What follows belongs to an exercise in optimizing a design on an open flow for small area, a short achievable clock period and few clock cycles per item; a production flow would make more cautious choices. Function was checked by simulation only, so behaviour that the tests miss may differ from the original. The series may have gaps, and a smaller design here may also do less where the tests do not look.

Run 1, signal metal coverage by tile:
(0.5 px per um) The die is cut into 32 by 32 equal tiles; white is low, dark blue is high, scaled to the fullest tile. Values are wire area over tile area, all layers added.
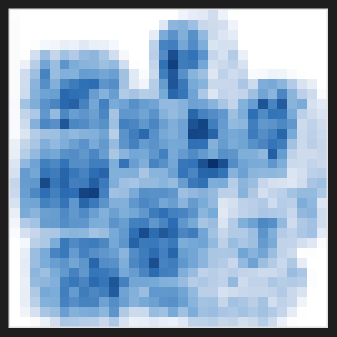
Run 1, clock wires, drivers and flops:
(1 px per um)
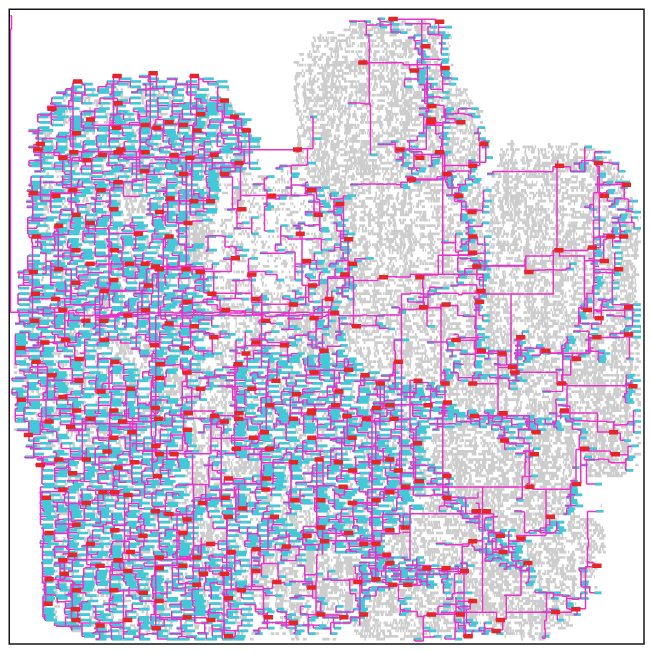
Run 1, zoomed window:
Window x 148 to 168, y 148 to 168 um. Cells in gray, sequential cells in the stronger gray; small squares are vias.
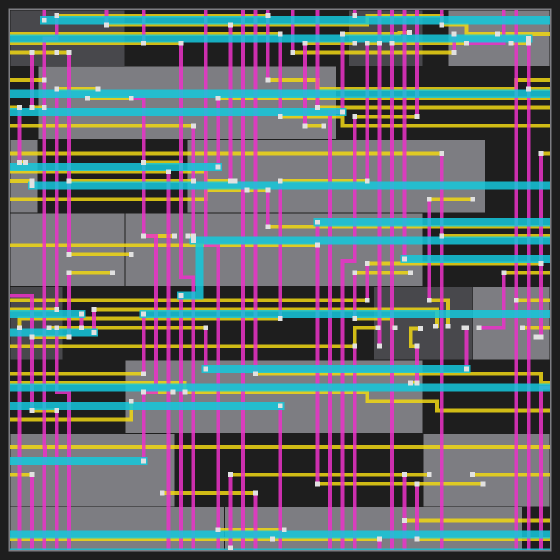
--- flow/design.v: outline only ---
// module ntt_bank: 21 lines
// module bmul: 824 lines
// module csa: 7 lines
// module kmul: 44 lines
// module jmul: 14 lines
// module kred5: 10 lines
// module ntt32_163841: 393 lines
module ntt32_163841 ( clk, rst, start, input_fg, addr, din, dout, valid );
  // ...
==> flow/run.sh <==
#!/bin/bash
# synth_recipe.tcl (not shown) runs the flow's synth.tcl, then flattens the netlist and writes it again
# the make line also repeats each setting of config.mk as NAME=value (left out here)
make -C /OpenROAD-flow-scripts/flow DESIGN_CONFIG=/design/flow/config.mk WORK_HOME=/design/flow/orfs CLKGATE_MAP_FILE= SYNTH_SCRIPT=/design/flow/synth_recipe.tcl finish
==> flow/config.mk <==
export PLATFORM = sky130hd
export DESIGN_NAME = ntt32_163841
export DESIGN_NICKNAME = ntt32_163841
export VERILOG_FILES = /design/flow/design.v
export SDC_FILE = /design/flow/constraint.sdc
export NUM_CORES = 4
export LEC_CHECK = 0
export CAP_MARGIN = 20
export CORE_MARGIN = 2
export CORE_UTILIZATION = 45
export SETUP_SLACK_MARGIN = 4.3
export SLEW_MARGIN = 20
==> flow/constraint.sdc <==
create_clock -name core_clock -period 8.0 [get_ports {clk}]
set_input_delay 1.6000 -clock core_clock [delete_from_list [all_inputs] [get_ports {clk}]]
set_output_delay 1.6000 -clock core_clock [all_outputs]
set_load 0.01 [all_outputs]
==> results.cfg, run 1 <==
[critical_path]
cp_cell_sequence = inv_6 -> fa_1 -> inv_1 -> fa_1 -> ha_4 -> ha_4 -> a211o_1 -> a211oi_2 -> o211a_1 -> nor3_1 -> o31a_1 -> or4_4 -> a31o_2 -> a21oi_2 -> xnor2_1
cp_top_family = adder cells
critical_path_class = reg2reg
worst-path-buf-inv = 2
cp.depth = 15
cp.required_ns = 8.86
crit_fanout = 3
worstPathArrival_ns = 4.94
worst_path_max_delay_cell = fa_1
startpoint_type = flop
ff2ff_path_depth = 15
end_kind = flop
r2r_slack_ns = 3.92
slowest_delay_ns = 0.53

[floorplanning]
placementRows = 231
die-area_sq_um = 401000
chipHeight_um = 633
die_w_um = 633
coreArea_sq_um = 395000
initial_core_util_pct = 45.1
ioPinCount = 47

[synth]
synthCells = 15800
ys_ff_latch = 3467
synth_top_family_by_area = compound AO/OA/AOI/OAI gates
synth_area_sq_um = 178000
synth-compound-area-share_pct = 15.3
synthXorXnorAreaFrac_pct = 2.74
synth_seq_area_share_pct = 52.0
synth_top_area_share_pct = 39.2
synth_top_area_cell = edfxtp_1
synth_edf_count = 2323
synth_mux_area_share_pct = 2.02
synth_fp_nets = 17200
synth-simple-area-share_pct = 9.33
yosys-top-cells-count = 2323 x edfxtp_1, 1362 x inv_1, 1144 x dfxtp_1, 1072 x nor2_1, 1019 x a22oi_1
yosys_warnings = 20
synth_flop_cell = edfxtp_1
synth_area_per_cell_sq_um = 11.3
synthArstFlopShare_pct = 0
synth.top_cells.by_area = edfxtp_1 39%, dfxtp_1 13%, fa_1 7.9%
synth_most_common_cell = edfxtp_1
synthAdderAreaFrac_pct = 13.5
yosys.cell_types.count = 90

[min_path]
hold_class = reg2reg
timing.hold.worst_path_depth = 0

[drt]
vias_per_cell = 6.15
vias = 132000
drcViolationCount = 0
wl_met3_um = 67800
routed.top_layer = met5
wl_met2_um = 276000
wl_per_cell_um = 29.0
antenna_left = 0
wl_met1_um = 247000
drtIter0Drc = 17800
first_pass_iters = 6
wl_um = 624000

[timing]
max_freq_ghz = 0.245
hold_violations = 0
setup_viol = 0
fin_setup_tns_ns = 0
clock_skew_ns = 0.0887
period_minus_slack_ns = 4.08
finalCritPeriodShare_pct = 51.0
slew_headroom_pct = 19.5
drv_slew = 0
tightest_slew_ns = 1.20
rsz0062_at_grt = true

[status]
status = timing/DRC/antenna clean

[global_route]
grt_pass1_vias = 122000
overflow = 0
grt_util_met2_pct = 46.0
grt_start_max_net_pins = 79
grt_use_met1_pct = 41.2
grt_pass1_wl_um = 873000
use_met3_pct = 5.61
antenna_found_initial = 43
grtUsageTotal_pct = 29.9
grt.busiest_layer = met2

[cts]
cts_sinks = 3467
cts_root_buffer = clkbuf_16
htreeDepth = 5
clock_latency_ns = 0.99
post-cts-setup-buffer-count = 164
clk_pin_slew_ns = 0.06
ctsHoldBuffers = 0
cts_tree = built
cts_made_buffers = 365
clk_path_buf_depth = 4
cts-resized-gates = 615

[final_layout]
mostFrequentLayoutCells = 2323 x edfxtp_1, 1271 x inv_1, 1025 x dfxtp_1, 1017 x a22oi_1, 927 x a21oi_1
nets = 17400
area_delta_synth_final_pct = 15.6
mostFrequentLayoutCell = edfxtp_1
drive_gt1_share_pct = 15.0
post-route-cell-area_sq_um = 206000

[flow_run]
maxCapViolations = 0

[place]
place_congestion = 0.934
port-buffer-count = 46
place_area_sq_um = 186000
hpwl_um = 406000
Testbench counts for the RTL of run 1, summed over its fixed seeds: cycles 35,912, txns 96.
About 'signal metal coverage by tile':
emptiest ninth of the die: upper right
fullest tile: 0.69
mean over tiles: 0.27
tiles over half the peak: 37%

About 'clock wires, drivers and flops':
legend:
  clock-net drivers:
    color: red
    count: 365
  flip-flops:
    color: cyan
    count: 3467
  clock wires:
    color: magenta
    length: 42.6 mm
routed clock nets: 366
flops lie: all over the die

About 'zoomed window':
legend:
  M1:
    color: yellow
  M2:
    color: magenta
  M3:
    color: cyan
sequential cells in the window: 7
most frequent: edfxtp_1 (7), a22oi_1 (2), a222oi_1 (1)
cells with their middle in the window: 10

[run 1: worst reg2reg max path, cell delays in order (launching register included)]
cell and delay, ns:
dfxtp_4 0.40, inv_6 0.05, fa_1 0.53, inv_1 0.06
fa_1 0.48, ha_4 0.31, ha_4 0.20, a211o_1 0.30
a211oi_2 0.27, o211a_1 0.19, nor3_1 0.06, o31a_1 0.26
or4_4 0.43, a31o_2 0.22, a21oi_2 0.14, xnor2_1 0.12
[run 1: layout make-up]
| class | instances | area (sq um) |
|---|---|---|
| diodes | 14 | 35.0 |
| multi-input cells | 9927 | 80600 |
| inverters | 1390 | 5530 |
| fillers | 34000 | 189000 |
| well taps | 5242 | 6560 |
| flip-flops and latches | 3467 | 93000 |
| clock buffers | 479 | 9950 |
| repair inverters | 5 | 32.5 |
| repair buffers | 779 | 8050 |
| clock inverters | 200 | 2170 |
[run 1: per-stage QoR]
stage                     utilization, %  worst slack [ns]  hold WS (ns)  std cells
after floorplan                        -              4.04         0.310      15800
after global placement              47.0              2.84         0.310      20500
after detailed placement            47.0              2.84         0.312      20500
after CTS                           51.1              3.90         0.320      21300
after global routing                52.1              3.76         0.322      21500
final                               52.1              3.92         0.319      21500
Run 1, final layout:
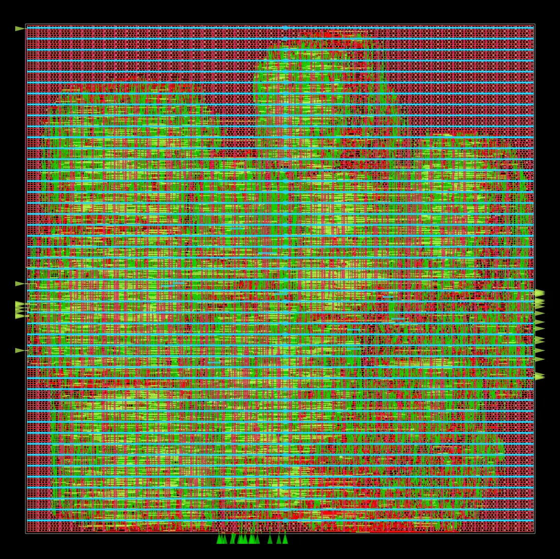

==> inputs of run 2 (changes only) <==
--- a/flow/config.mk
+++ b/flow/config.mk
@@ -8,5 +8,5 @@
 export CAP_MARGIN = 20
 export CORE_MARGIN = 2
 export CORE_UTILIZATION = 45
-export SETUP_SLACK_MARGIN = 4.3
+export SETUP_SLACK_MARGIN = 4.6
 export SLEW_MARGIN = 20
Run 2, final layout:
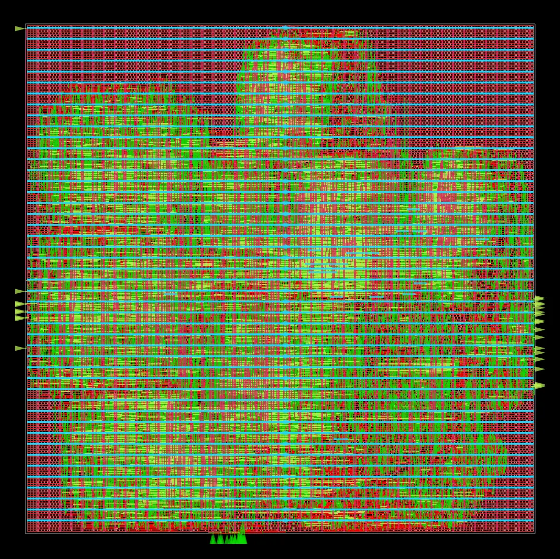
Die X: 633 um
site row count: 231

Run 2, metal 1:
(1 px per um) Supply wires on this layer in gray.
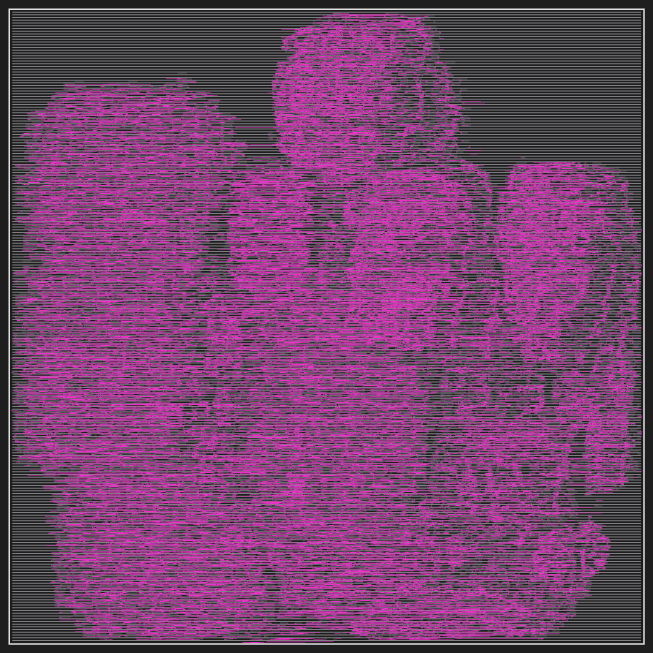
longest straight run: 127 um
share of all routed wire: 38%
main direction: horizontal
wire length on this layer: 251 mm
nets with wire on the layer: 17094

==> results.cfg, run 2 <==
[timing]
setup_ws_ns = 3.91
setup_viol = 0
rsz0062_at_grt = true
hold_violations = 0
clock_skew_ns = 0.113
drv_slew = 0
tightest_slew_ns = 1.20
finalCritPeriodShare_pct = 51.1
fin_setup_tns_ns = 0
whs_ns = 0.282
period_minus_slack_ns = 4.09
max_freq_ghz = 0.245
slew_headroom_pct = 19.6

[cts]
htreeDepth = 5
cts_root_buffer = clkbuf_16
ctsHoldBuffers = 0
clock_latency_ns = 1.00
cts-resized-gates = 1650
cts_made_buffers = 366
cts_tree = built
cts_sinks = 3467
clk_pin_slew_ns = 0.07
post-cts-setup-buffer-count = 419
clk_path_buf_depth = 4

[synth]
synth_most_common_cell = edfxtp_1
synth_edf_count = 2323
yosys.cell_types.count = 90
synth_fp_nets = 17200
yosys-top-cells-count = 2323 x edfxtp_1, 1362 x inv_1, 1144 x dfxtp_1, 1072 x nor2_1, 1019 x a22oi_1
synth.top_cells.by_area = edfxtp_1 39%, dfxtp_1 13%, fa_1 7.9%
synth_top_area_share_pct = 39.2
synth_flop_cell = edfxtp_1
synth_area_per_cell_sq_um = 11.3
synth_area_sq_um = 178000
synthCells = 15800
synthArstFlopShare_pct = 0
synth_seq_area_share_pct = 52.0
yosys_warnings = 20
synth_top_area_cell = edfxtp_1
ys_ff_latch = 3467

[drt]
wl_met2_um = 287000
vias_per_cell = 6.25
drcViolationCount = 0
antenna_left = 0
first_pass_iters = 7
vias = 137000
drtIter0Drc = 19000
wl_per_cell_um = 30.1
wl_met1_um = 251000
routed.top_layer = met5
wl_met3_um = 80200
wl_um = 661000

[final_layout]
post-route-cell-area_sq_um = 216000
utilization_pct = 54.7
mostFrequentLayoutCells = 2323 x edfxtp_1, 1177 x inv_1, 990 x dfxtp_1, 986 x a22oi_1, 859 x a21oi_1
mostFrequentLayoutCell = edfxtp_1
nFillCells = 32600
multiInputGateArea_sq_um = 84700
nets = 17800
drive_gt1_share_pct = 22.2
fin_cells = 21900
area_delta_synth_final_pct = 21.4
seq_area_sq_um = 93100

[critical_path]
worst_path_max_delay_cell = fa_1
slowest_delay_ns = 0.59
worstPathArrival_ns = 4.91
cp_cell_sequence = inv_4 -> fa_1 -> fa_1 -> ha_4 -> ha_4 -> o21a_1 -> o21a_1 -> o211ai_1 -> a31oi_1 -> o311a_1 -> o21a_1 -> or2_4 -> a221o_1 -> xnor2_1
cp_top_family = compound AO/OA/AOI/OAI gates
end_kind = flop
critical_path_class = reg2reg
ff2ff_path_depth = 14
cp.depth = 14
crit_fanout = 3
r2r_slack_ns = 3.91
cp_common_cell = o21a_1
startpoint_type = flop
cp.required_ns = 8.82
worst-path-buf-inv = 1

[place]
dp_cells = 20500
dp_slack_ns = 2.81
hpwl_um = 409000
port-buffer-count = 46
place_congestion = 0.931
place_area_sq_um = 186000

[global_route]
grt_pass1_vias = 126000
grt_use_met1_pct = 41.8
grtUsageTotal_pct = 31.3
grt.busiest_layer = met2
antenna_found_initial = 40
overflow = 0
grt_util_met2_pct = 47.8
use_met3_pct = 7.56
grt_pass1_wl_um = 910000
grt_start_max_net_pins = 75

[floorplanning]
die-area_sq_um = 401000
ioPinCount = 47
coreArea_sq_um = 395000
initial_core_util_pct = 45.1

[min_path]
timing.hold.worst_path_depth = 0
hold_class = reg2reg

[status]
status = timing/DRC/antenna clean

[flow_run]
maxCapViolations = 0
Run 2, zoomed window:
Window x 148 to 168, y 148 to 168 um. Cells in gray, sequential cells in the stronger gray; small squares are vias.
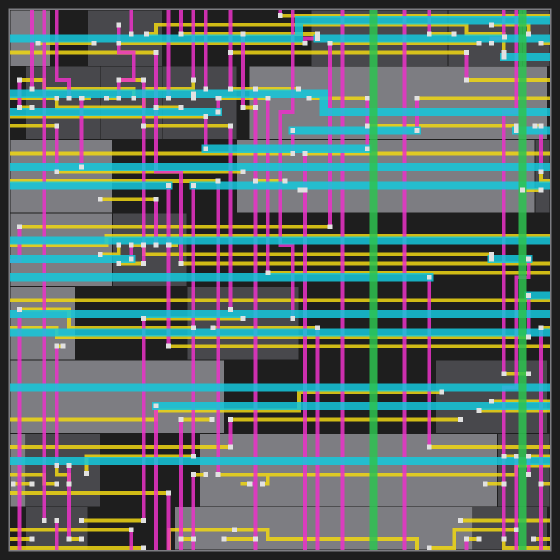
legend:
  M3:
    color: cyan
  M2:
    color: magenta
  M1:
    color: yellow
  M4:
    color: green
most frequent: a22oi_1 (8), edfxtp_1 (5)
cells with their middle in the window: 18
sequential cells in the window: 5

run 2: final cells by class:
| class | instances | share of cell area, % |
|---|---|---|
| Antenna cell | 11 | 0.0127 |
| Clock buffer | 466 | 4.60 |
| Clock inverter | 206 | 0.992 |
| Inverter | 1390 | 2.61 |
| Multi-Input combinational cell | 9935 | 39.2 |
| Sequential cell | 3467 | 43.1 |
| Tap cell | 5242 | 3.03 |
| Timing Repair Buffer | 1215 | 6.49 |
| Timing Repair inverter | 9 | 0.0330 |
run 2: worst reg2reg max path, stage by stage, from the launching register on:
cell	delay [ns]
dfxtp_2	0.34
inv_4	0.04
fa_1	0.59
fa_1	0.48
ha_4	0.30
ha_4	0.20
o21a_1	0.20
o21a_1	0.18
o211ai_1	0.24
a31oi_1	0.17
o311a_1	0.33
o21a_1	0.21
or2_4	0.25
a221o_1	0.32
xnor2_1	0.12
run 2: cell families after synthesis:
family | synth area share, %
compound gates | 15.3
simple gates | 9.33
xor+xnor | 2.74
mux | 2.02
buf+inv | 5.10
flops | 52.0
fa+ha+maj | 13.5
Run 2, clock wires, drivers and flops:
(1 px per um)
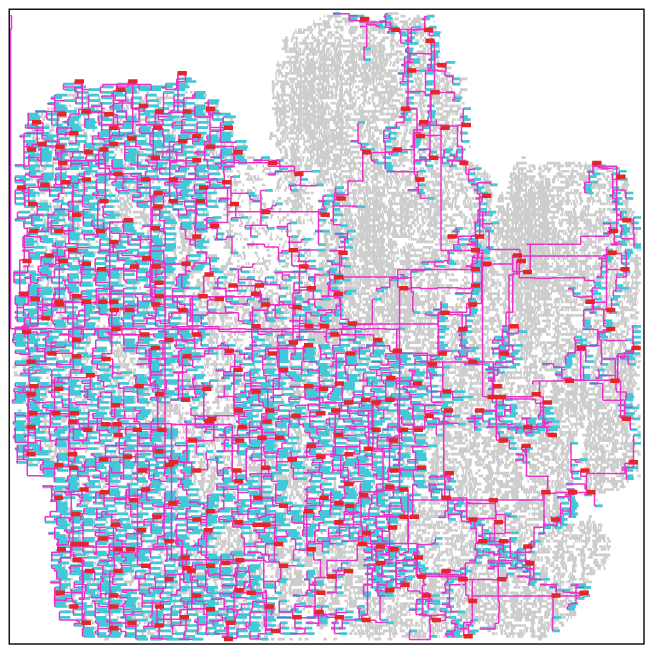

==> inputs of run 3 (changes only) <==
--- a/flow/design.v
+++ b/flow/design.v
@@ -932,10 +932,10 @@
   localparam ST_IDLE = 2'd0, ST_COMP = 2'd1, ST_VALID = 2'd2;
   localparam [7:0] PW0  = 8'd96;     
   localparam [7:0] IV1  = 8'd128;    
-  localparam [7:0] IV2  = 8'd150;    
-  localparam [7:0] IEND = 8'd166;
-  localparam [7:0] WLAT = 8'd9;      
-  localparam [7:0] DONE = 8'd174;    
+  localparam [7:0] IV2  = 8'd151;    
+  localparam [7:0] IEND = 8'd167;
+  localparam [7:0] WLAT = 8'd10;     
+  localparam [7:0] DONE = 8'd176;    
   function [15:0] seq;
     input [7:0] c;
     reg       act, pl;
@@ -1222,19 +1222,20 @@
     X0   <= pwbp[4] ? X1 : x0d3;    
     dout <= kc1;           
   end
-  reg  signed [21:0] v0, v2;
+  reg  signed [19:0] a0p, a0m, a1p, a1m;
+  always @(posedge clk) begin
+    a0p <= X0 + X2;
+    a0m <= X0 - X2;
+    a1p <= X1 + X3;
+    a1m <= X1 - X3;
+  end
+  reg  signed [21:0] v0, v2, s9;
   reg  signed [19:0] s1;
-  wire [21:0] x1e = {{3{X1[18]}}, X1};
-  wire [21:0] x3e = {{3{X3[18]}}, X3};
-  wire [21:0] n1s, n1c, n2s, n2c;
-  csa #(22) c91 (.x(x1e << 3), .y(x1e), .z(~(x3e << 3)), .s(n1s), .c(n1c));
-  csa #(22) c92 (.x(n1s), .y(n1c), .z(~x3e), .s(n2s), .c(n2c));
-  reg  signed [21:0] s9;
   always @(posedge clk) begin
-    v0 <= X0 + X1 + X2 + X3;
-    v2 <= X0 + X2 - X1 - X3;
-    s1 <= X0 - X2;
-    s9 <= n2s + n2c + 22'd2;
+    v0 <= a0p + a1p;
+    v2 <= a0p - a1p;
+    s9 <= (a1m <<< 3) + a1m;
+    s1 <= a0m;
   end
   wire [17:0] k0, k2;
   kred5 r0 (.v(v0), .r(k0));
Run 3, clock wires, drivers and flops:
(1 px per um)
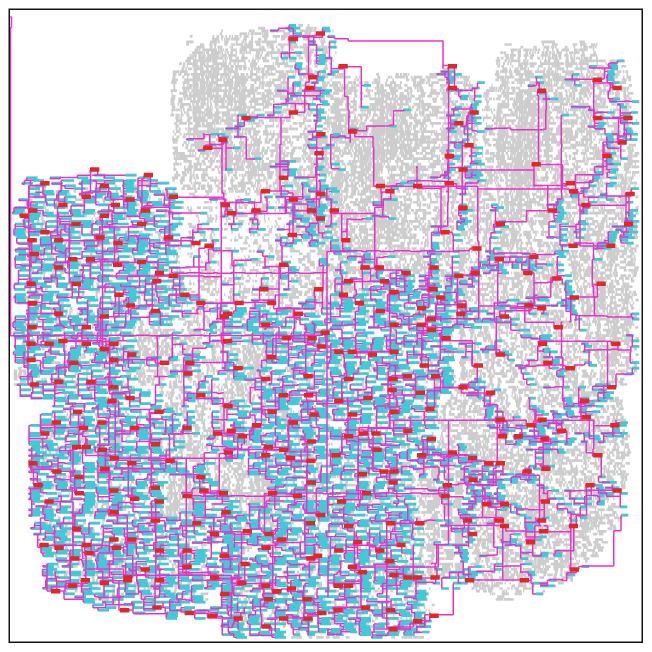
legend:
  clock wires:
    color: magenta
    length: 42.8 mm
  flip-flops:
    color: cyan
    count: 3542
  clock-net drivers:
    color: red
    count: 368
routed clock nets: 369

Run 3, final layout:
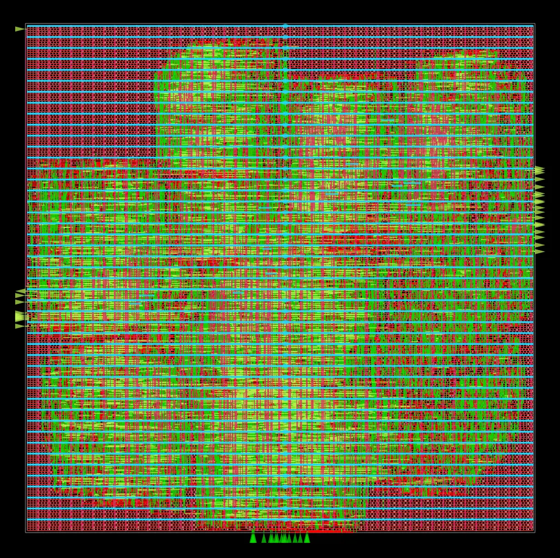
site row count: 230
Final Non-Filler Cells: 22000
drt total wl: 635000 um

==> results.cfg, run 3 <==
[drt]
vias_per_cell = 6.15
drtIter0Drc = 18800
antenna_left = 0
drcViolationCount = 0

[synth]
synth_mux_area_share_pct = 2.05
synthArstFlopShare_pct = 0
synth.top_cells.by_area = edfxtp_1 39%, dfxtp_1 14%, fa_1 6.7%
synth_top_family_by_area = compound AO/OA/AOI/OAI gates
synth_area_per_cell_sq_um = 11.2
synthCells = 15800
yosys.cell_types.count = 98
synth_edf_count = 2323
synth_seq_area_share_pct = 53.1
synth-simple-area-share_pct = 8.30
synthXorXnorAreaFrac_pct = 3.00
synth_flop_cell = edfxtp_1
synth-compound-area-share_pct = 16.0
synthAdderAreaFrac_pct = 12.5
synth_most_common_cell = edfxtp_1

[place]
port-buffer-count = 46
hpwl_um = 389000
dp_slack_ns = 2.90
place_congestion = 0.899

[timing]
drv_slew = 0
whs_ns = 0.316
clock_skew_ns = 0.0911
tightest_slew_ns = 1.21
fin_setup_tns_ns = 0
hold_violations = 0
max_freq_ghz = 0.249
setup_ws_ns = 3.99

[cts]
clk_pin_slew_ns = 0.06
post-cts-setup-buffer-count = 450
cts_sinks = 3542
cts_root_buffer = clkbuf_16
ctsHoldBuffers = 0
cts_made_buffers = 368

[final_layout]
seq_cell_count = 3542
seq_share_pct = 44.4
inverters = 1410
mostFrequentLayoutCell = edfxtp_1
drive_gt1_share_pct = 20.0
nets = 17800
multiInputGateArea_sq_um = 80900
nFillCells = 32600
n_all_buffers = 1171
clkCellAreaFrac_pct = 5.66
area_delta_synth_final_pct = 20.1
multi_input_cells = 9971
multi_input_area_share_pct = 38.0
diodes = 23

[critical_path]
worstPathArrival_ns = 4.92
crit_fanout = 3
end_kind = flop
critical_path_class = reg2reg
cp.required_ns = 8.91
cp_top_family = adder cells
worst_path_max_delay_cell = fa_1
cp.depth = 14

[global_route]
grt_start_max_net_pins = 79
grt_pass1_vias = 124000
grt_pass1_wl_um = 885000
grtUsageTotal_pct = 30.4

[min_path]
timing.hold.worst_path_depth = 0

[floorplanning]
ioPinCount = 47
initial_core_util_pct = 45.2
die_w_um = 632
die-area_sq_um = 399000

[flow_run]
maxCapViolations = 0

[status]
status = timing/DRC/antenna clean
Testbench counts for the RTL of run 3, summed over its fixed seeds: cycles 36,104, txns 96.
Run 3, signal metal coverage by tile:
(0.5 px per um) The die is cut into 32 by 32 equal tiles; white is low, dark blue is high, scaled to the fullest tile. Values are wire area over tile area, all layers added.
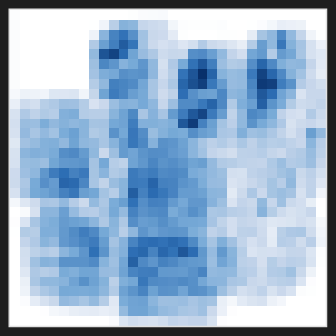
tiles over half the peak: 29%
nearly empty tiles: 16%
fullest tile: 0.79
emptiest ninth of the die: upper left
densest ninth of the die: center
mean over tiles: 0.28

==> run 3: cell types whose count changed in the layout (fill, tap and decap cells not counted), sizes merged, moves of 111 or more <==
| cell | before | now |
|---|---|---|
| a2111oi | 141 | 12 |
| a22oi | 1019 | 1259 |
| and3 | 445 | 37 |
| fa | 704 | 593 |
| nand2 | 721 | 1056 |
| nand3 | 325 | 213 |
==> run 3: metal layers <==
| layer | up-vias | part of all wire [%] | global-route usage, % |
|---|---|---|---|
| met2 | 8389 | 44 | 46.4 |
| met3 | 1693 | 12 | 7.31 |
| met1 | 66400 | 39 | 41.5 |
| li1 | 58800 | - | - |
| met5 | - | 0.026 | 0.435 |
| met4 | 24 | 5.1 | 12.5 |
==> run 3: cell families after synthesis <==
kind of cell             after synthesis
AO/OA/AOI/OAI                       4370
XOR/XNOR                             606
adder cells (fa/ha/maj)             1438
buffers and inverters               2342
flip-flops                          3542
multiplexers                         268
AND/OR/NAND/NOR                     3281
==> run 3: per-stage QoR <==
stage	util, %	area (sq um)
5_1_grt	54.3	213000
3_3_place_gp	47.3	185000
3_5_place_dp	47.3	186000
2_1_floorplan	-	178000
4_1_cts	53.0	208000
6_report	54.3	213000

-- what the ideal ports hide --
Ports are ideal in the flow. The routed layouts listed here were re-timed in OpenROAD. Step 1, drivers: a clkbuf_16 drives clk and a buf_2 each remaining input, both assumed. Step 2, shift: input delay + t, output delay - t, t = (earliest + latest rising clock arrival at the registers) / 2. This alone moves slack from input paths to output paths. Slacks: ideal / step 1 / step 2; pairs: ideal / step 1.
| run | shift t [ns] | slack for setup (ns) | hold WS [ns] | worst setup path at the end | latest minus earliest clock arrival (ns) |
|---|---|---|---|---|---|
| run 1 | 1.055 | 3.917 / 3.917 / 3.241 | 0.319 / 0.319 / 0.319 | input to register | 0.095 / 0.095 |
| run 2 | 1.058 | 3.912 / 3.912 / 3.494 | 0.282 / 0.282 / 0.282 | input to register | 0.122 / 0.122 |
| run 3 | 1.094 | 3.987 / 3.987 / 3.547 | 0.316 / 0.316 / 0.316 | input to register | 0.103 / 0.103 |
After both steps setup and hold are still met in every run listed. The setup slack of run 1, which loses most, moves by 0.000 ns with the drivers and by -0.676 ns with both steps.
